This design comes from an exercise in tuning for small area on the open sky130 flow, not from production work. The RTL was checked by simulation tests, not by an equivalence proof against the original design. Some runs may be left out. An edit can pass the tests and still lose a function that they never use. The clock cells of run 5 come from the design's own scripts or RTL, not from TritonCTS. The clock port is modelled as an ideal driver, which makes a skipped or thinned clock tree look cheaper than it is; a real chip needs a root buffer or a tree. No activity file was given, so power comes from the tool's default toggle rates.

## config.mk

```make
export PLATFORM = sky130hd
export DESIGN_NAME = UAPBCORE
export DESIGN_NICKNAME = UAPBCORE
export VERILOG_FILES = /design/flow/design.v
export SDC_FILE = /design/flow/constraint.sdc
export NUM_CORES = 4
export LEC_CHECK = 0
export CAP_MARGIN = 20
export CORE_MARGIN = 2
export CORE_UTILIZATION = 40
export SLEW_MARGIN = 20
```

## constraint.sdc

```tcl
create_clock -name core_clock -period 10.0 [get_ports {PCLK}]
set_input_delay 2.0000 -clock core_clock [delete_from_list [all_inputs] [get_ports {PCLK}]]
set_output_delay 2.0000 -clock core_clock [all_outputs]
set_load 0.01 [all_outputs]
```

## design.v

```verilog
`timescale 1ns/1ps
module BGEN(
    input clk,
    input reset_n,
    input enable,
    input [8 - 1:0] FINAL_VALUE,
    output done
    );
    reg [8 - 1:0] Q_reg;
    wire [8 - 1:0] Q_next;
always @(posedge clk, negedge reset_n)
 begin
 if (~reset_n)
   Q_reg <= 'b0;
 else if(enable)
   Q_reg <= Q_next;
 else
   Q_reg <= Q_reg;
end
assign done = Q_reg == FINAL_VALUE;
assign Q_next = done ? 'b0 : Q_reg + 1'b1;
endmodule
`timescale 1ns / 1ps
module uart_rx(
input clk, reset_n,
input rx, s_tick,
output reg rx_done_tick,
output [8-1:0] rx_dout
);
localparam  idle = 0, start = 1,data = 2, stop = 3;
reg [1:0] state_reg, state_next;
reg [3:0] s_reg;
reg [3:0] s_next;                 
reg [8-1:0] n_reg;
reg [8-1:0] n_next;  
reg [8-1:0] b_reg, b_next;          
always @(posedge clk, negedge reset_n)
begin
 if(~reset_n)
 begin
  state_reg <= idle;
  s_reg <= 1'b0;
  n_reg <= 1'b0;
  b_reg <= 1'b0;
  end
else
 begin
  state_reg <= state_next;
  s_reg <= s_next;
  n_reg <= n_next;
  b_reg <= b_next;
  end
end
always @*
 begin
  state_next = state_reg;
  s_next = s_reg;
  n_next = n_reg;
  b_next = b_reg;
  rx_done_tick = 1'b0;
 case(state_reg)
  idle:
    if (~rx)
    begin
     s_next = 1'b0;
     state_next = start;
    end
 start:
  if (s_tick)
   if (s_reg == 7)
   begin
    s_next = 1'b0;
    n_next = 1'b0;
    state_next = data;
   end
   else
   s_next = s_reg + 1'b1;
 data:
  if (s_tick )
  if(s_reg == 15)
   begin
    s_next = 0;
    b_next = {rx, b_reg[8-1:1]};  
  if (n_reg == (8-1))
   state_next = stop;
  else
   n_next = n_reg + 1'b1;
  end
  else
   s_next = s_reg + 1'b1;
stop:
  if (s_tick)
	  if(s_reg == (16-1))
    begin
     rx_done_tick = 1'b1;
     state_next = idle;
    end
    else
     s_next = s_reg + 1'b1;
 default:
   state_next = idle;
 endcase
end
 assign rx_dout = b_reg;
endmodule
`timescale 1ns /1ps
module uart_tx(
  input clk, reset_n,
  input tx_start, s_tick,
  input [8-1:0] tx_din,
  output reg tx_done_tick,
  output tx_load,
  output tx
    );
localparam  idle = 0, start = 1,data = 2, stop = 3;
reg [1:0] state_reg, state_next;
reg [3:0] s_reg, s_next;                 
reg [8-1:0] n_reg, n_next;  
reg [8-1:0] b_reg, b_next;          
reg tx_reg, tx_next;                     
always @(posedge clk, negedge reset_n)
 begin
  if (~reset_n)
  begin
   state_reg <= idle;
   s_reg <= 0;
   n_reg <= 0;
   b_reg <= 0;
   tx_reg <= 1'b1;
  end
  else
  begin
   state_reg <= state_next;
   s_reg <= s_next;
   n_reg <= n_next;
   b_reg <= b_next;
   tx_reg <= tx_next;
 end
end
 always @*
  begin
  state_next = state_reg;
  s_next = s_reg;
  n_next = n_reg;
  b_next = b_reg;
  tx_next = tx_reg;
  tx_done_tick = 1'b0;
case (state_reg)
   idle:
	begin
      tx_next = 1'b1;
 if (tx_start)
    begin
    s_next = 0;
    b_next = tx_din;
    state_next = start;
     end
   end
  start:
    begin
     tx_next = 1'b0;
    if (s_tick)
     if (s_reg == 15)
       begin
       s_next = 0;
       n_next = 0;
       state_next = data;
       end
   else
  s_next = s_reg + 1'b1;
    end
  data: begin
    tx_next = b_reg[0];
     if (s_tick)
       if(s_reg == 15)
       begin
       s_next = 0;
       b_next = {1'b0, b_reg[8 - 1:1]};  
      if (n_reg == (8 - 1))
        state_next = stop;
       else
        n_next = n_reg + 1'b1;
        end
       else
       s_next = s_reg + 1'b1;
		 end
   stop: begin
      tx_next = 1;
     if (s_tick)
     if(s_reg == (16-1))
         begin
          tx_done_tick = 1'b1;
          state_next = idle;
         end
       else
       s_next = s_reg + 1'b1;
      end
    default:
           state_next = idle;
        endcase
    end
    assign tx_load = (state_reg == idle) && tx_start;
    assign tx = tx_reg;
endmodule
`timescale 1ns/1ps
module buffer_r( Clk, dataIn,RD, WR, dataOut, Rst,EMPTY);
input  Clk,RD,WR,Rst;
output  EMPTY;
input [8-1:0]dataIn;
output reg[8-1:0] dataOut;
reg full;
  assign EMPTY = !full;   
always @(posedge Clk, negedge Rst)
begin
 if(!Rst)begin
   full <= 1'b0;
   dataOut <= 'b0;
 end
 else if(WR)begin
   dataOut <= dataIn;      
   full <= 1'b1;
 end
 else if(RD)begin
   full <= 1'b0;           
 end
end
endmodule
`timescale 1ns/1ps
module buffer_t( tClk, tdataIn,tRD, tWR, tdataOut,tRst,tEMPTY,ttxrdy);
 input  tClk,tRD,tWR,tRst;
 output  tEMPTY,ttxrdy;
 input [8-1:0]tdataIn;
 output reg[8-1:0] tdataOut;
reg full;
 assign tEMPTY = !full;  
 assign ttxrdy = !full;  
always @(posedge tClk, negedge tRst)
begin
if(!tRst)begin
  full <= 1'b0;
  tdataOut <= 'b0;
end
else if(tWR && !full)begin
  tdataOut <= tdataIn;        
  full <= 1'b1;
end
else if(tRD)begin
  full <= 1'b0;               
end
end
endmodule
`timescale 1ns/1ps
module uart (
        input clk, reset_n,
	output [8-1:0] r_data,
        input rd_uart,
        output rx_empty,
        input rx,
	input [8-1: 0] w_data,
        input wr_uart,
        output tx_full,
        output t_x,
	input [8-1:0] TIMER_FINAL_VALUE,
		  output wire tick
    );
    BGEN baud_rate_generator (
        .clk(clk),
        .reset_n(reset_n),
        .enable(1'b1),
        .FINAL_VALUE(TIMER_FINAL_VALUE),
        .done(tick)
    );
    wire rx_done_tick;
    wire [8-1:0] rx_dout;
    uart_rx receiver(
        .clk(clk),
        .reset_n(reset_n),
        .rx(rx),
        .s_tick(tick),
        .rx_done_tick(rx_done_tick),
        .rx_dout(rx_dout)
    );
    buffer_r Rx (
        .Clk(clk),
        .Rst(reset_n),
        .dataIn(rx_dout),
        .WR(rx_done_tick),
        .RD(rd_uart),
        .dataOut(r_data),
        .EMPTY(rx_empty)
    );
    wire tx_empty, tx_done_tick, tx_load, tx_rdy;
	wire [8-1:0] txdin;
    uart_tx transmitter(
        .clk(clk),
        .reset_n(reset_n),
        .tx_start(~tx_empty),
        .s_tick(tick),
        .tx_din(txdin),
        .tx_done_tick(tx_done_tick),
        .tx_load(tx_load),
        .tx(t_x)
    );
    buffer_t tx (
        .tClk(clk),
        .tRst(reset_n),
        .tdataIn(w_data),
        .tWR(wr_uart),
        .tRD(tx_load),
        .tdataOut(txdin),
        .ttxrdy(tx_rdy),
        .tEMPTY(tx_empty)
    );
    assign tx_full = ~tx_rdy;
endmodule
`timescale 1ns / 1ps
module apbslave(
input  pclk,
input  presetn,
input  psel,
input  penable,
input  [1:0]P_ADDR,
input  pwrite,
input  [BITWIDTH-1:0]PW_DATA,
input rx,
input  [BITWIDTH-1:0]datain,
output reg[BITWIDTH-1:0]Pr_data,
output P_READY,
output [BITWIDTH-1:0]o_baud_val,
output [BITWIDTH-1:0]data_in,
output  wr_tx,
output  rd_rx,
output  TX_RDY,
output  RX_RDY,
output  RXOUT,
input tf_TXFULL,
input rbuff_RXEMPTY
);
parameter BITWIDTH=8;
reg [BITWIDTH-1:0] baud;
reg rxout;
wire wr = psel & penable & pwrite;
wire rd = psel & penable & ~pwrite;
always @(posedge pclk, negedge presetn)begin
 if(!presetn)begin
   baud <= 8'b00000011;
   rxout <= 1'b1;
 end else begin
   rxout <= rx;                        
   if(wr && P_ADDR == 2'd0)
     baud <= PW_DATA;
 end
end
always @*
 case(P_ADDR)
  2'd0: Pr_data = baud;
  2'd1: Pr_data = {6'b0, RX_RDY, TX_RDY};
  2'd2: Pr_data = 8'b0;
  default: Pr_data = datain;
 endcase
assign wr_tx = wr && P_ADDR == 2'd2;
assign rd_rx = rd && P_ADDR == 2'd3;
assign P_READY = 1'b1;
assign RXOUT = rxout; assign o_baud_val = baud; assign data_in = PW_DATA;
assign TX_RDY = ~tf_TXFULL; assign RX_RDY = ~rbuff_RXEMPTY;
endmodule
`timescale 1ns/1ps
module UAPBCORE(
input PCLK,
input PRESETN,
input PSEL,
input PENABLE,
input [1:0]PADDR,
input PWRITE,
input [8-1:0]PWDATA,
output [8-1:0]PRDATA,
output wire PREADY,
input RX,
output wire TX,
output wire TXRDY,
output wire RXRDY,
output wire[8-1:0]DATAOUT,
output wire s_tick
);
wire [8-1:0]data_intodatain;
wire [8-1:0]o_baud_valuetodatain;
wire rxtorx;
wire RR;  
wire TT;  
wire wr_tx, rd_rx;
uart uart(.clk(PCLK),.reset_n(PRESETN),.r_data(DATAOUT),.rd_uart(rd_rx),.wr_uart(wr_tx),.rx_empty(RR),.w_data(data_intodatain),.t_x(TX),.rx(rxtorx),.TIMER_FINAL_VALUE(o_baud_valuetodatain),.tx_full(TT),.tick(s_tick));
apbslave apbslave(.pclk(PCLK),.presetn(PRESETN),.psel(PSEL),.penable(PENABLE),.P_ADDR(PADDR),.pwrite(PWRITE),.PW_DATA(PWDATA),.rx(RX),.datain(DATAOUT),.Pr_data(PRDATA),.P_READY(PREADY),.o_baud_val(o_baud_valuetodatain),.data_in(data_intodatain),.wr_tx(wr_tx),.rd_rx(rd_rx),.RXOUT(rxtorx),.TX_RDY(TXRDY),.RX_RDY(RXRDY),.tf_TXFULL(TT),.rbuff_RXEMPTY(RR));
endmodule
```

## run.sh

```bash
#!/bin/bash
# synth_recipe.tcl (not shown) runs the flow's synth.tcl, then flattens the netlist and writes it again
# the make line also repeats each setting of config.mk as NAME=value (left out here)
make -C /OpenROAD-flow-scripts/flow DESIGN_CONFIG=/design/flow/config.mk WORK_HOME=/design/flow/orfs CLKGATE_MAP_FILE= SYNTH_SCRIPT=/design/flow/synth_recipe.tcl finish
```

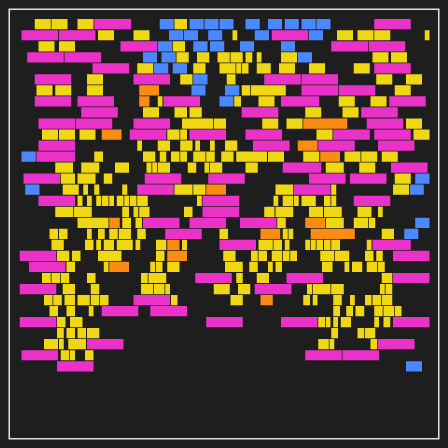
Figure 1: run 1, cell classes on the final placement.
Magenta shows flip-flops, cells 80. Orange shows clock drivers and dummy loads, cells 15. Yellow shows all other logic, cells 270. Blue shows other buffers and delay cells, cells 35.

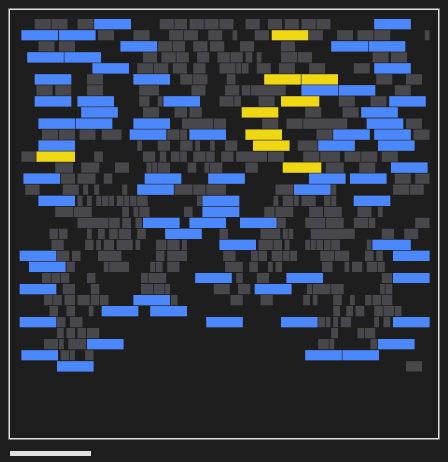
Figure 2: run 1, hierarchy map of the flops.
Bar = 20 um. Other cells in grey.
Blue shows uart, sequential cells 71, where spread over the die. Yellow shows apbslave, sequential cells 9.

==> flow_summary.json, run 1 <==
{
  "status": "complete, no violations",
  "path_cells": "clkdlybuf4s50_1 > nor2_1 > a22o_1 > clkdlybuf4s50_1",
  "seq_cell_count": 80,
  "fin_crit_sh": 0.575,
  "min_from": "uart.receiver.n_reg[7]",
  "cpLargestDelayFamily": "buffers and inverters",
  "synth_simple_gate_area_frac": 0.135,
  "p_leak_nw": 2.13,
  "cp_common_cell": "clkdlybuf4s50_1",
  "cp_slowest_cell": "clkdlybuf4s50_1",
  "grt.overflow.total": 0,
  "syn_area_per_cell_um2": 11.4,
  "fin_hold_ws_ps": 486,
  "async_flop_share": 1.00,
  "wl_per_cell_um": 15.7,
  "grt_max_degree": 81,
  "synth_top_family_by_area": "multiplexers",
  "path_clk_slew_ps": 80,
  "yosys.area.top_type_share": 0.461,
  "ant_nets": 0,
  "cts-root-buf": "clkbuf_8",
  "r2r_slack_ps": 7040,
  "synth_area_leader_cell": "dfrtp_1",
  "power_density_nw_per_um2": 257,
  "fin_nets": 427,
  "synth.area.mux_share": 0.146,
  "rsz0062_at_grt": "false",
  "routed_wl_mm": 8.42,
  "clock-sinks": 80,
  "max-slew-margin-rel": 0.469,
  "hold_viol": 0,
  "die-height_um": 106,
  "synth.cell_area_um2": 4120,
  "clock_cell_area_share": 0.0448,
  "clk_latency_ps": 350,
  "globalplace.congestion": 0.800,
  "firstDrtPassIters": 5,
  "r2r-end": "uart.transmitter.n_reg[3]",
  "yosys.area_share.adder": 0.0455,
  "io_pins": 37,
  "p_int_mw": 0.775,
  "h-tree-depth": 3,
  "seq_share": 0.416,
  "synth_common_cells": "dfrtp_1 (76), mux2_2 (50), nand2_1 (18)",
  "drive_gt1_frac": 0.203,
  "peakVddDrop_v": 0.000120,
  "buffer_area_frac": 0.0728,
  "ys_ff_latch": 80,
  "slew_violations": 0,
  "tap_cells": 136,
  "worst-path-buf-inv": 2,
  "synth_compound_area_frac": 0.125,
  "vias_per_cell": 5.49,
  "initial_core_util": 0.405,
  "critPathKind": "input pin to output port",
  "finalSetupTns_ps": 0,
  "multi_input_cells": 251,
  "coreArea_um2": 10200,
  "antenna_found_initial": 0,
  "final_cell_count_no_fill": 536,
  "hold_end": "uart.receiver.n_reg[7]",
  "critPathCapture": "PRDATA[1]",
  "synth_cells": 360,
  "r2r_start": "uart.transmitter.state_reg[0]",
  "clkbuf_count": 9,
  "die_w_um": 106,
  "setup_viol": 0,
  "ff2ff_path_depth": 7,
  "synth_flop_cell": "dfrtp_1",
  "pre_cts_slack_ps": 4290,
  "rows": 37,
  "finClkSkew_ps": 11.6,
  "cp.arrival_ps": 3750,
  "multi_input_area_share": 0.417,
  "fin_area_um2": 4830,
  "fillerInstances": 921,
  "dpl-instance-area_um2": 4600,
  "drtIter0Drc": 107,
  "clkPwrFrac": 0.215,
  "dpl.hpwl_mm": 5.89,
  "layout-area-overhead-vs-synth_pct": 17.2,
  "max_cap_viol_count": 0,
  "post-route-drc-count": 0,
  "cts_buffers": 9,
  "io_buffer_count": 35,
  "min_path_cells": 1,
  "diodes": 0,
  "critPathMaxStageDelay_ps": 540,
  "synthXorXnorAreaFrac": 0.0319,
  "post-synth-top-count-cell": "dfrtp_1",
  "worst_setup_path_start_kind": "input pin",
  "path_depth": 4,
  "ctsHoldBuffers": 0,
  "largest_class": "multi-input combinational cells",
  "inv_count": 19,
  "post-cts-setup-buffers": 0,
  "pwr-share-comb": 0.403,
  "multi_input_area_um2": 2010,
  "swShare": 0.376
}
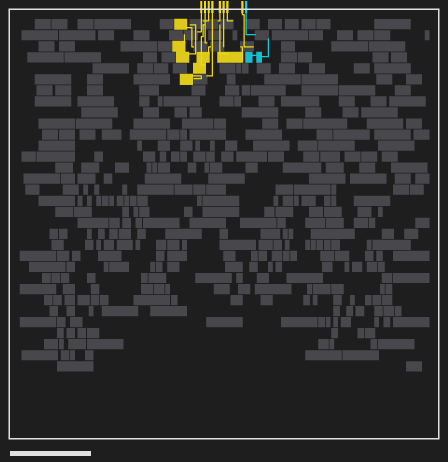
Figure 3: run 1, wires at chosen ports, followed through buffers.
Bar = 20 um.
Cyan shows PENABLE, bits 1, direction input, edge top, end cells 2, wire 17.1 um. Yellow shows PRDATA, bits 8, direction output, edge top, end cells 8, wire 112 um.

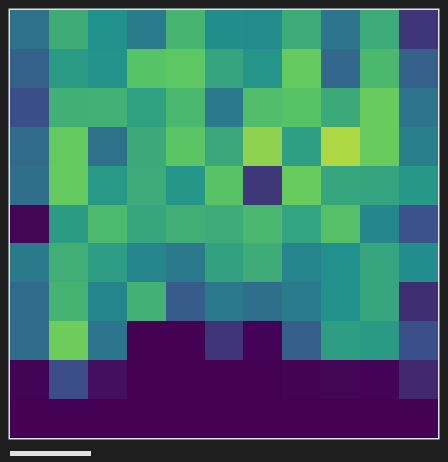
Figure 4: run 1, placement density heat map.
Bar = 20 um. The die is cut into 11 by 11 equal tiles; dark purple is low, yellow is high, 0 to 100% covered.
The mean over all tiles is 42%. The densest ninth of the die: top centre. 19% of the tiles are nearly empty. 7.4% of the tiles are over 75% full. The emptiest ninth of the die: bottom centre. The fullest tile reaches 88%.

run 1: layout by cell type, fill, tap and decap left out, drive strengths merged, types with 3 or more instances in the layout:
cell,n
a41oi,6
o41ai,3
nand2,19
a31oi,11
and3,12
xor2,11
a22o,11
nor3,6
nand3,16
mux2,50
nor4,4
o21ai,16
or4,5
mux2i,4
dfstp,4
nand2b,9
clkbuf,9
a21oi,3
nor2,14
clkdlybuf4s50,34
dfrtp,76
xnor2,4
ha,15
inv,20
o31ai,9
and2,4
run 1: metal layers:
metal | vias to the layer above | share of wire | global-route usage
met4 | 0 | 0.013 | 0.0489
met2 | 51 | 0.47 | 0.259
met1 | 1488 | 0.49 | 0.221
li1 | 1395 | - | -
met3 | 10 | 0.028 | 0.0340
met5 | - | 0 | 0
run 1: power by group through the flow:
stage                     Clock, mW  Sequential [mW]  Combinational [mW]
after floorplan                   0            0.461               0.396
after global placement            0            0.479               0.487
after detailed placement          0            0.483               0.500
after CTS                     0.274            0.476               0.503
after global routing          0.288            0.487               0.556
final                         0.267            0.475               0.500
run 1: logic make-up after synthesis:
group / after synthesis
flops: 80
mux: 54
other cells: 1
compound gates: 71
simple gates: 95
buf+inv: 29
xor+xnor: 15
fa+ha+maj: 15
==> inputs of run 2 (changes only) <==
==> design.v (replaced) <==
`timescale 1ns/1ps
module UAPBCORE(
input PCLK,
input PRESETN,
input PSEL,
input PENABLE,
input [1:0] PADDR,
input PWRITE,
input [7:0] PWDATA,
output [7:0] PRDATA,
output PREADY,
input RX,
output TX,
output TXRDY,
output RXRDY,
output [7:0] DATAOUT,
output s_tick
);
wire wr = PSEL & PENABLE & PWRITE;
wire rd = PSEL & PENABLE & ~PWRITE;
reg [7:0] baud, q;
assign s_tick = (q == baud);
always @(posedge PCLK, negedge PRESETN)
  if (!PRESETN) begin
    baud <= 8'd3;
    q <= 8'd0;
  end else begin
    if (wr && PADDR == 2'd0)
      baud <= PWDATA;
    q <= s_tick ? 8'd0 : q + 8'd1;
  end
reg [7:0] thr;           
reg       tfull;
reg [7:0] tsr;           
reg [3:0] tp, ts;
reg       txr;
wire t_idle = ~tp[3] & tp[0] & ~tp[1];
wire t_load = t_idle & tfull;
wire t_en   = s_tick & ~t_idle;
always @(posedge PCLK)
  if (!tfull)
    thr <= PWDATA;
always @(posedge PCLK)
  if (t_idle)
    tsr <= thr;
always @(posedge PCLK)
  if (t_load)
    ts <= 4'd0;
  else if (t_en)
    ts <= ts + 4'd1;
always @(posedge PCLK, negedge PRESETN)
  if (!PRESETN) begin
    tfull <= 1'b0;
    tp <= 4'd1;
    txr <= 1'b1;
  end else begin
    if (wr && PADDR == 2'd2 && !tfull)
      tfull <= 1'b1;
    else if (t_load)
      tfull <= 1'b0;
    if (t_load)
      tp <= 4'd7;
    else if (t_en && ts == 4'd15)
      tp <= tp + 4'd1;
    txr <= tp[3] ? tsr[tp[2:0]] : ~tp[1];
  end
assign TX = txr;
assign TXRDY = ~tfull;
reg       rxs;
reg [3:0] rp, rs;
reg [7:0] rsr;
reg [7:0] rbuf;
reg       rfull;
wire r_idle  = ~rp[3] & rp[0] & ~rp[1];
wire r_start = r_idle & ~rxs;
wire r_en    = s_tick & ~r_idle;
wire r_last  = r_en && rs == 4'd15;
wire r_done  = r_last & ~rp[3] & ~rp[0];
always @(posedge PCLK)
  if (r_start)
    rs <= 4'd8;
  else if (r_en)
    rs <= rs + 4'd1;
always @(posedge PCLK)
  if (r_last & rp[3])
    rsr <= {rxs, rsr[7:1]};
always @(posedge PCLK, negedge PRESETN)
  if (!PRESETN) begin
    rxs <= 1'b1;
    rp <= 4'd1;
    rbuf <= 8'd0;
    rfull <= 1'b0;
  end else begin
    rxs <= RX;
    if (r_start)
      rp <= 4'd7;
    else if (r_last)
      rp <= rp + 4'd1;
    if (r_done) begin
      rbuf <= rsr;
      rfull <= 1'b1;
    end else if (rd && PADDR == 2'd3)
      rfull <= 1'b0;
  end
assign RXRDY = rfull;
assign DATAOUT = rbuf;
assign PREADY = 1'b1;
assign PRDATA = PADDR[1] ? (PADDR[0] ? rbuf : 8'd0)
                         : (PADDR[0] ? {6'd0, RXRDY, TXRDY} : baud);
endmodule
--- a/config.mk
+++ b/config.mk
@@ -5,6 +5,7 @@
 export SDC_FILE = /design/flow/constraint.sdc
 export NUM_CORES = 4
 export LEC_CHECK = 0
+export ABC_AREA = 1
 export CAP_MARGIN = 20
 export CORE_MARGIN = 2
 export CORE_UTILIZATION = 40
==> run 2 against run 1 <==
- still clean on timing, DRC and antenna
- synthesized cell count shrank 13%
- count of clock-buffer cells in the layout up 3
- die area is 24% lower
- sequential power decreased by 25%
- worst hold slack lost 67 ps
- first-iteration DRC count shrank 11%
- critical path depth rose by 1
- routed wire length is 29% lower
- critical path type unchanged
- critical endpoint is now PRDATA[6]
==> flow_summary.json, run 2 <==
{
  "grt_max_degree": 37,
  "synth_cells": 312,
  "initial_core_util": 0.407,
  "use_met3": 0.0444,
  "async_flop_share": 0.529,
  "antenna_found_initial": 0,
  "hold_viol": 0,
  "synth_area_leader_cell": "dfrtp_1",
  "pre_cts_slack_ps": 4200,
  "layout-area-overhead-vs-synth_pct": 18.7,
  "routed_wl_mm": 6.02,
  "hold_end": "tsr[4]",
  "ff2ff_path_depth": 8,
  "pwr-share-comb": 0.199,
  "syn_area_per_cell_um2": 9.97,
  "layout_commonest_cell": "nand2_1",
  "grt_busiest_layer": "met2",
  "drtIter0Drc": 95,
  "powerSeq_mw": 0.357,
  "drive_gt1_frac": 0.124,
  "diodes": 0,
  "power.group.top": "sequential cells",
  "p_comb_mw": 0.135,
  "finalSetupTns_ps": 0,
  "clk-power_mw": 0.187,
  "power_density_nw_per_um2": 184,
  "r2r-end": "rsr[6]",
  "critPathCapture": "PRDATA[6]",
  "synth.cell_area_um2": 3110,
  "status": "complete, no violations",
  "max_cap_viol_count": 0,
  "critPathKind": "input pin to output port",
  "r2r_slack_ps": 7730,
  "path_clk_slew_ps": 70,
  "vias_per_cell": 4.77,
  "p_int_mw": 0.474,
  "yosys.area.top_type_share": 0.241,
  "most-common-layout-cells": "nand2_1 (81), clkdlybuf4s50_1 (34), dfrtp_1 (30)",
  "clkPwrFrac": 0.275,
  "fin_crit_sh": 0.581,
  "ys_ff_latch": 68,
  "fin_area_um2": 3690,
  "die_w_um": 92.2,
  "coreArea_um2": 7650,
  "grt.overflow.total": 0,
  "multi_input_area_um2": 1150,
  "dpl-instance-area_um2": 3530,
  "slew_violations": 0,
  "firstDrtPassIters": 4,
  "post-synth-top-count-cell": "nand2_1",
  "ctsHoldBuffers": 0,
  "setup_viol": 0,
  "synth_flop_cell": "dfrtp_1",
  "min_from": "thr[4]",
  "post-cts-setup-buffers": 0,
  "peakVddDrop_v": 0.000108,
  "fin_nets": 372,
  "globalplace.congestion": 0.767,
  "cp.arrival_ps": 3810,
  "clk_latency_ps": 330,
  "io_pins": 37,
  "swShare": 0.303,
  "max-slew-margin-rel": 0.460
}
[run 2: cell count changes in the layout (fill, tap and decap cells not counted), sizes merged, moves of 12 or more]
cell / change
nand3: +12
mux2: -45
dfrtp: -46
nand2: +66
edfxtp: +24
[run 2: worst max-delay path: stages]
cell,delay (ps)
clkdlybuf4s50_1,620
nor2_1,440
nand2_1,90
nand2_1,110
clkdlybuf4s50_1,550
[run 2: kinds of logic after synthesis]
| group | Yosys count | synth area share |
|---|---|---|
| other cells | 1 | 0.00121 |
| flops | 68 | 0.575 |
| xor+xnor | 15 | 0.0422 |
| fa+ha+maj | 5 | 0.0201 |
| mux | 5 | 0.0181 |
| simple gates | 150 | 0.234 |
| compound gates | 30 | 0.0535 |
| buf+inv | 38 | 0.0555 |
[run 2: cell type report]
type,instances,share of cell area
Tap cell,102,0.0346
Timing Repair Buffer,35,0.0936
Clock buffer,12,0.0366
Multi-Input combinational cell,206,0.311
Inverter,31,0.0322
Sequential cell,68,0.485
Clock inverter,4,0.00712
[run 2: routing by layer]
layer	vias up	share of wire
li1	1113	-
met1	1039	0.47
met2	27	0.48
met3	7	0.032
met4	0	0.014
met5	-	0
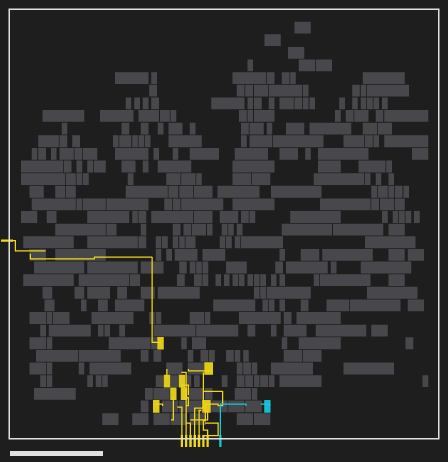
Figure 5: run 2, wires at chosen ports, followed through buffers.
Bar = 20 um.
Cyan shows PENABLE, bits 1, direction input, edge bottom, end cells 1, wire 15.0 um. Yellow shows PRDATA, bits 8, direction output, edge 7 bottom, 1 left, end cells 8, wire 159 um.

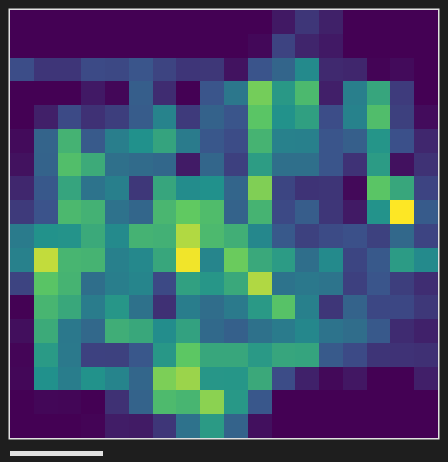
Figure 6: run 2, wire density map.
Bar = 20 um. The die is cut into 18 by 18 equal tiles; dark purple is low, yellow is high, scaled to the fullest tile. Values are wire area over tile area, all layers added.
20% of the tiles are nearly empty. The densest ninth of the die: centre. 25% of the tiles are over half the peak. The fullest tile reaches 0.36. The mean over all tiles is 0.11.

==> inputs of run 3 (changes only) <==
--- a/config.mk
+++ b/config.mk
@@ -5,7 +5,6 @@
 export SDC_FILE = /design/flow/constraint.sdc
 export NUM_CORES = 4
 export LEC_CHECK = 0
-export ABC_AREA = 1
 export CAP_MARGIN = 20
 export CORE_MARGIN = 2
 export CORE_UTILIZATION = 40
==> run 3 against run 2 <==
- sequential share of layout area up 2.1 points
- maximum frequency up 0.25%
- cell area down 4.1%
- combinational power up 35%
- critical path type unchanged
- largest power group unchanged
==> flow_summary.json, run 3 <==
{
  "status": "complete, no violations",
  "cp.arrival_ps": 3790,
  "cts_buffers": 9,
  "firstDrtPassIters": 4,
  "hold_viol": 0,
  "path_clk_slew_ps": 80,
  "yosys.area.top_type_share": 0.261,
  "synth_cells": 214,
  "clk_latency_ps": 340,
  "clk-power_mw": 0.251,
  "critPathKind": "input pin to output port",
  "pre_cts_slack_ps": 4230,
  "min_path_cells": 0,
  "pwr-share-comb": 0.214,
  "cts-root-buf": "clkbuf_8",
  "post-route-drc-count": 0,
  "finClkSkew_ps": 6.18,
  "finalSetupTns_ps": 0,
  "routed_wl_mm": 5.53,
  "die_w_um": 88.8,
  "multi_input_area_um2": 1030,
  "ys_ff_latch": 68,
  "ant_nets": 0,
  "io_buffer_count": 35,
  "r2r_start": "baud[0]",
  "r2r_slack_ps": 7830,
  "setup_viol": 0,
  "max_cap_viol_count": 0,
  "dpl-instance-area_um2": 3320,
  "swShare": 0.293,
  "ff2ff_path_depth": 4,
  "die-height_um": 88.8,
  "dpl.hpwl_mm": 3.93,
  "fin_area_um2": 3540,
  "fillerInstances": 604,
  "synth_flop_cell": "dfrtp_1",
  "power.group.top": "sequential cells",
  "h-tree-depth": 3,
  "layout-area-overhead-vs-synth_pct": 23.0,
  "clkPwrFrac": 0.295,
  "most-common-layout-cells": "clkdlybuf4s50_1 (34), dfrtp_1 (30), edfxtp_1 (24)",
  "drtIter0Drc": 49,
  "powerSeq_mw": 0.418,
  "p_int_mw": 0.601,
  "syn_area_per_cell_um2": 13.4,
  "synth.cell_area_um2": 2880,
  "min_from": "thr[5]",
  "peakVddDrop_v": 0.000150,
  "fin_hold_ws_ps": 418,
  "ctsHoldBuffers": 0,
  "drive_gt1_frac": 0.208,
  "p_leak_nw": 1.43,
  "fin_crit_sh": 0.579,
  "io_pins": 37,
  "grt_max_degree": 37,
  "vias_per_cell": 5.00,
  "post-cts-setup-buffers": 0,
  "worst_setup_path_start_kind": "input pin",
  "coreArea_um2": 6870,
  "r2r-end": "rsr[2]",
  "power_density_nw_per_um2": 240,
  "initial_core_util": 0.419,
  "antenna_found_initial": 0,
  "diodes": 0
}
run 3: kinds of logic after synthesis:
kind of cell | count (synthesis) | share of synthesized area
AND/OR/NAND/NOR | 58 | 0.111
AO/OA/AOI/OAI | 29 | 0.0744
XOR/XNOR | 19 | 0.0578
other | 1 | 0.00130
flip-flops | 68 | 0.622
adder cells (fa/ha/maj) | 5 | 0.0217
multiplexers | 22 | 0.0935
buffers and inverters | 12 | 0.0187
run 3: area by class of cell:
type                       instances  area share
clock buffer                       9      0.0350
clock inverter                     7      0.0279
inverter                           7     0.00743
multi-input combinational        134       0.292
sequential                        68       0.506
tap                               96      0.0339
timing repair buffer              35      0.0976
run 3: metal layers:
layer / share of wire / global-route usage
met3: 0.041 / 0.0429
met2: 0.46 / 0.233
met1: 0.49 / 0.214
met4: 0.014 / 0.0785
met5: 0 / 0
run 3: worst max-delay path, stage by stage:
cell and delay [ps]:
clkdlybuf4s50_1 500, nor2_1 500, a22o_1 250, clkdlybuf4s50_1 530
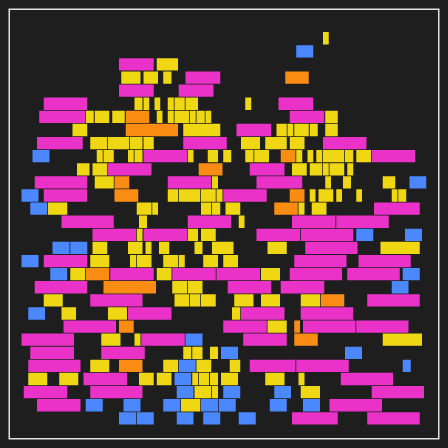
Figure 7: run 3, cell classes on the final placement.
Blue shows other buffers and delay cells, cells 35. Magenta shows flip-flops, cells 68. Yellow shows all other logic, cells 141. Orange shows clock drivers and dummy loads, cells 16.

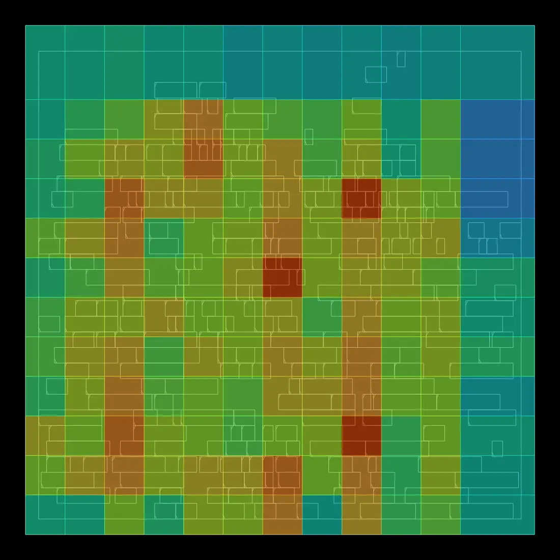
Figure 8: run 3, routing congestion.
routed len/inst: 15.5 um
met2 Use GR: 0.233
M1 GR Usage: 0.214

==> inputs of run 4 (changes only) <==
==> flow/run.sh (new file) <==
#!/bin/bash
# Standard ORFS layout with smaller port buffers and a lighter clock tree.
set -euo pipefail
export BUFFER_PORTS_ARGS="-buffer_cell sky130_fd_sc_hd__buf_1"
export CTS_ARGS="-sink_clustering_enable -repair_clock_nets -dont_use_dummy_load -buf_list sky130_fd_sc_hd__clkbuf_8 -sink_clustering_size 40"
bash standard.sh > flow_standard.log 2>&1
==> standard.sh (new file) <==
#!/bin/bash
# synth_recipe.tcl (not shown) runs the flow's synth.tcl, then flattens the netlist and writes it again
# the make line also repeats each setting of config.mk as NAME=value (left out here)
make -C /OpenROAD-flow-scripts/flow DESIGN_CONFIG=/design/flow/config.mk WORK_HOME=/design/flow/orfs CLKGATE_MAP_FILE= SYNTH_SCRIPT=/design/flow/synth_recipe.tcl "${@:-finish}"
removed: run.sh
==> run 4 against run 3 <==
- flip-flop and latch count unchanged
- clock skew up 17 ps
- worst hold slack worse by 14 ps
- largest cell class unchanged
==> flow_summary.json, run 4 <==
{
  "seq_cell_count": 68,
  "yosysWarnings": 1,
  "finClkSkew_ps": 23.4,
  "ys_types": 46,
  "cp_slowest_cell": "nor2_1",
  "worst-path-buf-inv": 2,
  "fin_hold_ws_ps": 405,
  "io_pins": 37,
  "path_cells": "buf_1 > nor2_1 > a22o_2 > buf_1",
  "cts-root-buf": "clkbuf_8",
  "inv_count": 7,
  "max_cap_viol_count": 0,
  "max-slew-margin-rel": 0.374,
  "fin_nets": 276,
  "multi_input_area_um2": 1030,
  "p_seq_frac": 0.563,
  "fin_crit_sh": 0.501,
  "firstDrtPassIters": 4,
  "critPathMaxStageDelay_ps": 470,
  "post-route-drc-count": 0,
  "setup_viol": 0,
  "synth_edf_count": 24,
  "power_density_nw_per_um2": 230,
  "grt_max_degree": 37,
  "synth_cells": 214,
  "cts_buffers": 9,
  "power_mw": 0.743,
  "coreArea_um2": 6870,
  "layout-area-overhead-vs-synth_pct": 12.1,
  "ant_nets": 0,
  "cp_common_cell": "buf_1",
  "grt_pass1_wl_mm": 8.87,
  "rsz0062_at_grt": "false",
  "peakVddDrop_v": 0.000113,
  "async_flop_share": 0.529,
  "wl_per_cell_um": 15.2,
  "synth_area_leader_cell": "dfrtp_1",
  "synth.cell_area_um2": 2880,
  "multi_input_area_share": 0.321,
  "routed_wl_mm": 5.29,
  "p_int_mw": 0.518,
  "hold_viol": 0,
  "min_from": "thr[5]",
  "ff_latch_area_um2": 1790,
  "power.group.top": "sequential cells",
  "synth_common_cells": "dfrtp_1 (30), edfxtp_1 (24), mux2_2 (19)",
  "ys_ff_latch": 68,
  "clock_cell_area_share": 0.0384,
  "io_buffer_count": 35,
  "swShare": 0.302,
  "syn_nets": 235,
  "hold_end": "tsr[5]",
  "post-cts-setup-buffers": 0,
  "p_leak_nw": 1.30,
  "r2r_slack_ps": 7830,
  "status": "complete, no violations",
  "synthTopCellsByArea": "dfrtp_1 (26%), edfxtp_1 (25%), mux2_2 (7.4%), dfxtp_1 (5.6%), dfstp_2 (5.5%)",
  "buffer_area_frac": 0.0411,
  "final.setup.worst_slack_ps": 4990,
  "grt_pass1_vias": 1766,
  "path_clk_slew_ps": 80,
  "h-tree-depth": 3,
  "critPathKind": "input pin to output port",
  "max_freq_mhz": 200,
  "critPathCapture": "PRDATA[0]",
  "clk_latency_ps": 340,
  "period_minus_slack_ps": 5010,
  "vias_per_cell": 5.13,
  "seq_share": 0.554,
  "cts_resized": 0,
  "r2r-end": "rsr[6]",
  "clkPwrFrac": 0.222,
  "clkbuf_count": 9,
  "die_w_um": 88.8,
  "required_ps": 8000,
  "drtIter0Drc": 70,
  "antenna_found_initial": 0,
  "grt.overflow.total": 0,
  "ff2ff_path_depth": 4,
  "multi_input_cells": 134,
  "path_depth": 4,
  "fillerInstances": 615,
  "dpl.hpwl_mm": 3.78,
  "finalSetupTns_ps": 0,
  "clk-power_mw": 0.165,
  "critPathCaptureType": "output port",
  "largest_class": "registers",
  "vias": 1789,
  "buffers": 35,
  "die-height_um": 88.8,
  "p_comb_mw": 0.160,
  "slew_violations": 0,
  "yosys.area.top_type_share": 0.261,
  "dieArea_um2": 7890,
  "switchingPower_mw": 0.225,
  "worst_slew_pin_slew_ps": 940,
  "min_path_cells": 0,
  "cp_max_fo": 8,
  "worst_setup_path_start_kind": "input pin",
  "yosysSeqAreaShare": 0.622,
  "initial_core_util": 0.419,
  "setup.worst_path.start": "PADDR[1]",
  "rows": 30,
  "powerSeq_mw": 0.418,
  "diodes": 0,
  "tap_cells": 96,
  "cpLargestDelayFamily": "simple AND/OR/NAND/NOR gates",
  "pre_cts_slack_ps": 5010,
  "pwr-share-comb": 0.216,
  "cts.path.max_buffers": 2,
  "r2r_start": "baud[0]",
  "hold_path_class": "register to register",
  "clock-sinks": 68,
  "syn_area_per_cell_um2": 13.4,
  "grt_usage": 0.154,
  "synth_flop_cell": "dfrtp_1",
  "drive_gt1_frac": 0.190,
  "layout_commonest_cell": "buf_1",
  "globalplace.congestion": 0.757,
  "cp.arrival_ps": 3010,
  "cts_tree": "built",
  "most-common-layout-cells": "buf_1 (34), dfrtp_1 (30), edfxtp_1 (24)",
  "ctsHoldBuffers": 0,
  "post-synth-top-count-cell": "dfrtp_1"
}
-- run 4: cell count changes in the layout (fill, tap and decap cells not counted), sizes merged --
cell	before	now
bufinv	2	0
clkdlybuf4s50	34	0
buf	1	34
clkbuf	9	10
clkinv	3	0
inv	9	7
-- run 4: metal layers --
metal	share of wire	up-vias	global-route usage
met1	0.45	871	0.200
li1	-	860	-
met4	0.016	0	0.0716
met5	0	-	0
met3	0.058	7	0.0448
met2	0.48	51	0.239
-- run 4: metrics by stage --
step                       util  instance area (um2)  instances
after floorplan               -                 2880        214
after global placement    0.452                 3100        340
after detailed placement  0.452                 3100        340
after CTS                 0.470                 3230        349
after global routing      0.470                 3230        349
final                     0.470                 3230        349
-- run 4: kinds of logic (layout without fill, tap and decap cells) --
group,count (synthesis),in the layout,share of synthesized area
flops,68,68,0.622
simple gates,58,58,0.111
compound gates,29,29,0.0744
mux,22,22,0.0935
xor+xnor,19,19,0.0578
buf+inv,12,51,0.0187
fa+ha+maj,5,5,0.0217
other cells,1,1,0.00130
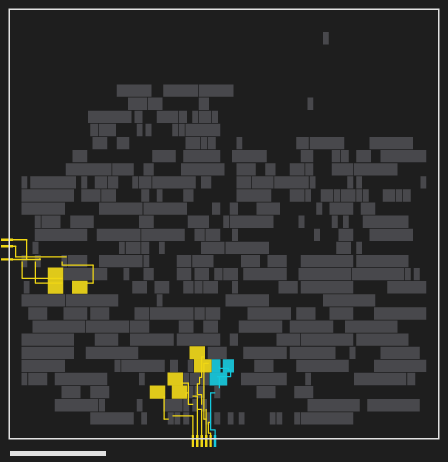
Figure 9: run 4, wires at chosen ports, followed through buffers.
Bar = 20 um.
Yellow shows PRDATA, bits 8, direction output, edge 5 bottom, 3 left, end cells 8, wire 132 um. Cyan shows PENABLE, bits 1, direction input, edge bottom, end cells 3, wire 20.3 um.

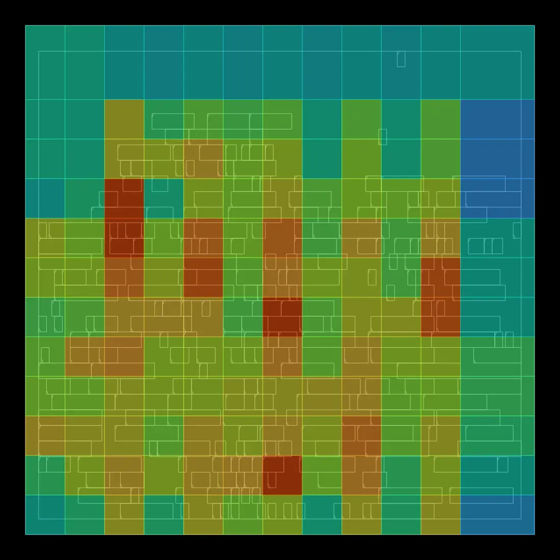
Figure 10: run 4, routing congestion.
grt peak-use layer: met2
Util after Layout: 0.470

==> inputs of run 5 (changes only) <==
==> flow/run.sh (replaced) <==
#!/bin/bash
# The standard ORFS layout with buf_1 port buffers and a small clock tree of
# our own (flow/myclk.tcl, run after CTS): a grid of CLK_NX x CLK_NY clock
# buffers, each driving the flip-flops nearest to it.
set -euo pipefail
here=$(pwd)
export BUFFER_PORTS_ARGS="-buffer_cell sky130_fd_sc_hd__buf_1"
export CTS_ARGS="-sink_clustering_enable -repair_clock_nets -dont_use_dummy_load"
export POST_CTS_TCL=$here/flow/myclk.tcl
export CLK_NX=${CLK_NX:-2} CLK_NY=${CLK_NY:-2}
export CLK_BUF=${CLK_BUF:-sky130_fd_sc_hd__clkbuf_8}
export CLK_ROOT=${CLK_ROOT:-sky130_fd_sc_hd__clkbuf_4}
bash standard.sh > flow_standard.log 2>&1
==> flow/myclk.tcl (new file) <==
# Replace the clock tree with CLK_NBUF buffers of type CLK_BUF, each driving
# a group of flip-flops split by x position; the clock port drives the buffers.
proc my_clock_tree {} {
  set bufm $::env(CLK_BUF)
  set block [ord::get_db_block]
  set db [ord::get_db]
  set clk [$block findNet PCLK]
  # collect every flip-flop clock pin reached from PCLK through buffers
  set sinks {}
  set bufs {}
  set todo [list $clk]
  while {[llength $todo]} {
    set n [lindex $todo 0]; set todo [lrange $todo 1 end]
    foreach it [$n getITerms] {
      if {![$it isInputSignal] && [$it getIoType] ne "INPUT"} continue
      set inst [$it getInst]
      set m [$inst getMaster]
      if {[$m isSequential]} { lappend sinks $it; continue }
      lappend bufs $inst
      foreach o [$inst getITerms] {
        if {[$o getIoType] eq "OUTPUT" && [$o getNet] ne "NULL"} { lappend todo [$o getNet] }
      }
    }
  }
  foreach inst $bufs {
    set nets {}
    foreach o [$inst getITerms] { if {[$o getIoType] eq "OUTPUT" && [$o getNet] ne "NULL"} {lappend nets [$o getNet]} }
    odb::dbInst_destroy $inst
    foreach n $nets { if {$n ne $clk} { odb::dbNet_destroy $n } }
  }
  # cut the sinks into a CLK_NX x CLK_NY grid of groups of equal size:
  # columns by x, then each column into rows by y
  set nx $::env(CLK_NX)
  set ny $::env(CLK_NY)
  set l {}
  foreach it $sinks {
    set b [[$it getInst] getBBox]
    lappend l [list [$b xMin] [$b yMin] $it]
  }
  set l [lsort -integer -index 0 $l]
  set n [llength $l]
  set groups {}
  for {set c 0} {$c < $nx} {incr c} {
    set col [lrange $l [expr {$c * $n / $nx}] [expr {($c + 1) * $n / $nx - 1}]]
    set col [lsort -integer -index 1 $col]
    set m [llength $col]
    for {set r 0} {$r < $ny} {incr r} {
      lappend groups [lrange $col [expr {$r * $m / $ny}] [expr {($r + 1) * $m / $ny - 1}]]
    }
  }
  set master [$db findMaster $bufm]
  set src $clk
  if {[llength $groups] > 4} {
    set rm [$db findMaster $::env(CLK_ROOT)]
    set root [odb::dbInst_create $block $rm "clkbuf_my_root"]
    set src [odb::dbNet_create $block "clknet_root"]
    $src setSigType CLOCK
    [$root findITerm A] connect $clk
    [$root findITerm X] connect $src
    set rx 0; set ry 0
    foreach e $l { incr rx [lindex $e 0]; incr ry [lindex $e 1] }
    $root setLocation [expr {$rx / $n}] [expr {$ry / $n}]
    $root setPlacementStatus PLACED
  }
  set g 0
  foreach grp $groups {
    set net [odb::dbNet_create $block "clknet_$g"]
    $net setSigType CLOCK
    set inst [odb::dbInst_create $block $master "clkbuf_my_$g"]
    set sx 0; set sy 0
    foreach e $grp {
      set it [lindex $e 2]
      $it disconnect
      $it connect $net
      incr sx [lindex $e 0]; incr sy [lindex $e 1]
    }
    set k [llength $grp]
    $inst setLocation [expr {$sx / $k}] [expr {$sy / $k}]
    $inst setPlacementStatus PLACED
    [$inst findITerm A] connect $src
    [$inst findITerm X] connect $net
    incr g
  }
  set nbuf [llength $groups]
  puts "my_clock_tree: $n sinks, removed [llength $bufs] buffers, $nbuf x $bufm"
}
my_clock_tree
detailed_placement
check_placement -verbose
--- a/config.mk
+++ b/config.mk
@@ -7,5 +7,5 @@
 export LEC_CHECK = 0
 export CAP_MARGIN = 20
 export CORE_MARGIN = 2
-export CORE_UTILIZATION = 40
+export CORE_UTILIZATION = 70
 export SLEW_MARGIN = 20
==> run 5 against run 4 <==
- utilization grew 31 points
- worst hold slack gained 24 ps
- sequential power is essentially flat
- critical path type unchanged
- highest routed layer unchanged
==> flow_summary.json, run 5 <==
{
  "final_cell_count_no_fill": 298,
  "cp_max_fo": 8,
  "layout_commonest_cell": "buf_1",
  "routed_wl_mm": 5.60,
  "fin_util": 0.781,
  "die-height_um": 68.1,
  "grt_usage": 0.269,
  "rows": 23,
  "wl_met3_um": 231,
  "dpl-instance-area_um2": 3050,
  "clk_latency_ps": 160,
  "worst_slew_pin_slew_ps": 870,
  "grt_pass1_wl_mm": 8.78,
  "max-slew-margin-rel": 0.420,
  "layout-area-overhead-vs-synth_pct": 7.74,
  "cp.arrival_ps": 3020,
  "antenna_found_initial": 0,
  "io_pins": 37,
  "post-synth-top-count-cell": "dfrtp_1",
  "fin_area_um2": 3100,
  "min_path_cells": 0,
  "max_cap_viol_count": 0,
  "globalplace.congestion": 0.825,
  "synth_area_leader_cell": "dfrtp_1",
  "hold_path_class": "register to register",
  "peakVddDrop_v": 0.000154,
  "io_buffer_count": 35,
  "drtIter0Drc": 153,
  "ant_nets": 0,
  "most-common-layout-cells": "buf_1 (34), dfrtp_1 (30), edfxtp_1 (24)",
  "wl_met2_mm": 3.08,
  "grt_max_degree": 37,
  "fillerInstances": 254,
  "synth.cell_area_um2": 2880,
  "path_clk_slew_ps": 90,
  "setup.worst_path.start": "PADDR[1]",
  "clock-sinks": 68,
  "hold_end": "tsr[6]",
  "fin_nets": 271,
  "critPathKind": "input pin to output port",
  "ys_types": 46,
  "diodes": 0,
  "synth_flop_cell": "dfrtp_1",
  "slew_violations": 0,
  "r2r-end": "rsr[1]",
  "yosysSeqAreaShare": 0.622,
  "hold_viol": 0,
  "r2r_slack_ps": 7760,
  "fin_hold_ws_ps": 429,
  "initial_core_util": 0.725,
  "async_flop_share": 0.529,
  "die_w_um": 68.1,
  "place_inst": 294,
  "status": "complete, no violations",
  "dr.max_layer_used": "met4",
  "post-route-drc-count": 0,
  "coreArea_um2": 3970,
  "dieArea_um2": 4640,
  "setup_viol": 0,
  "yosys.area.top_type_share": 0.261,
  "power_density_nw_per_um2": 222,
  "synth_cells": 214,
  "critPathCaptureType": "output port",
  "wl_met1_mm": 2.21
}
run 5: cell counts after synthesis:
No cell type changed its count.
run 5: critical path, cell delays in order:
cell and delay (ps):
buf_1 140, nor2_1 470, a22o_1 240, buf_1 170
run 5: cell families after synthesis:
group           after synthesis  synth area share
mux                          22            0.0935
other cells                   1           0.00130
buf+inv                      12            0.0187
simple gates                 58             0.111
compound gates               29            0.0744
flops                        68             0.622
xor+xnor                     19            0.0578
fa+ha+maj                     5            0.0217
run 5: final cells by class:
type	instances	area [um2]	share of cell area
buffer	4	55.1	0.0178
inverter	7	26.3	0.00847
multi-input combinational	134	1030	0.334
sequential	68	1790	0.577
tap	50	62.6	0.0202
timing repair buffer	35	133	0.0428
run 5: power by group:
part | total (mW) | switching [mW] | internal (mW) | leakage [nW]
clock | 0.101 | 0.0640 | 0.0371 | 0.0288
sequential | 0.418 | 0.0599 | 0.358 | 0.738
combinational | 0.170 | 0.0904 | 0.0798 | 0.498
total | 0.689 | 0.214 | 0.475 | 1.27
run 5: routing by layer:
layer | track usage | up-vias
met4 | 0.0750 | 0
met5 | 0 | -
li1 | - | 840
met1 | 0.331 | 881
met3 | 0.0559 | 8
met2 | 0.482 | 48
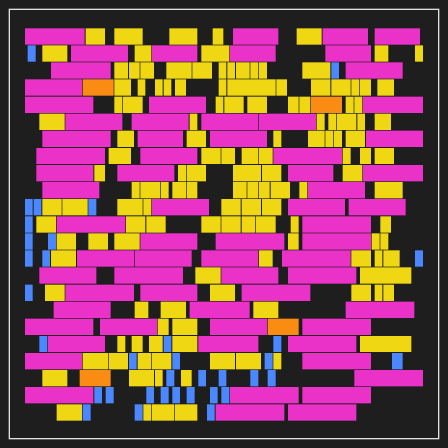
Figure 11: run 5, cell classes on the final placement.
Blue shows other buffers and delay cells, cells 35. Yellow shows all other logic, cells 141. Magenta shows flip-flops, cells 68. Orange shows cells driving clock nets, cells 4.

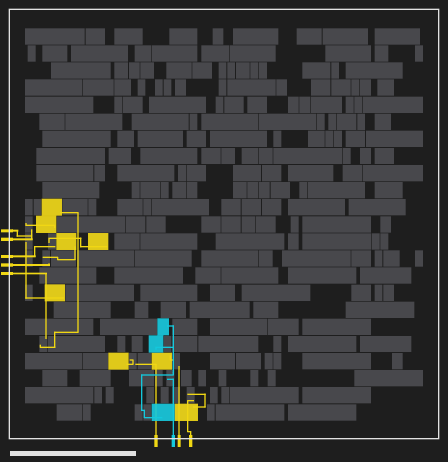
Figure 12: run 5, wires at chosen ports, followed through buffers.
Bar = 20 um.
Yellow shows PRDATA, bits 8, direction output, edge 5 left, 3 bottom, end cells 8, wire 150 um. Cyan shows PENABLE, bits 1, direction input, edge bottom, end cells 3, wire 36.9 um.

==> port drivers added, routing unchanged <==
The flow's constraints put no driver on any port. The routed layouts listed below were extracted and timed again, unchanged, in two steps.
Step 1: set_driving_cell puts a clkbuf_16 on PCLK and a buf_2 on each other input, an assumption about the parent block.
Step 2 times the ports against the registers' clock, not the clock port: input delays grow and output delays shrink by t, the midpoint of the rising clock arrivals with the driver on.
Slacks: no drivers / after step 1 / after step 2; pairs: no drivers / after step 1.
run	t, ns	setup WS [ns]	hold WS [ns]	slew at the worst register clock pin (ns)	pins driven straight from the clock port
run 1	0.379	4.252 / 4.230 / 4.230	0.486 / 0.486 / 0.486	0.09 / 0.09	1
run 2	0.355	4.194 / 4.171 / 4.171	0.419 / 0.419 / 0.419	0.07 / 0.07	1
run 3	0.366	4.208 / 4.185 / 4.185	0.418 / 0.418 / 0.418	0.08 / 0.08	1
run 4	0.356	4.990 / 4.969 / 4.969	0.405 / 0.405 / 0.405	0.08 / 0.08	1
run 5	0.211	4.979 / 4.955 / 4.955	0.429 / 0.429 / 0.429	0.10 / 0.10	4
After both steps every run listed still meets setup and hold. For run 5, which loses most, drivers alone change the setup slack by -0.024 ns; drivers and shift together by -0.024 ns.
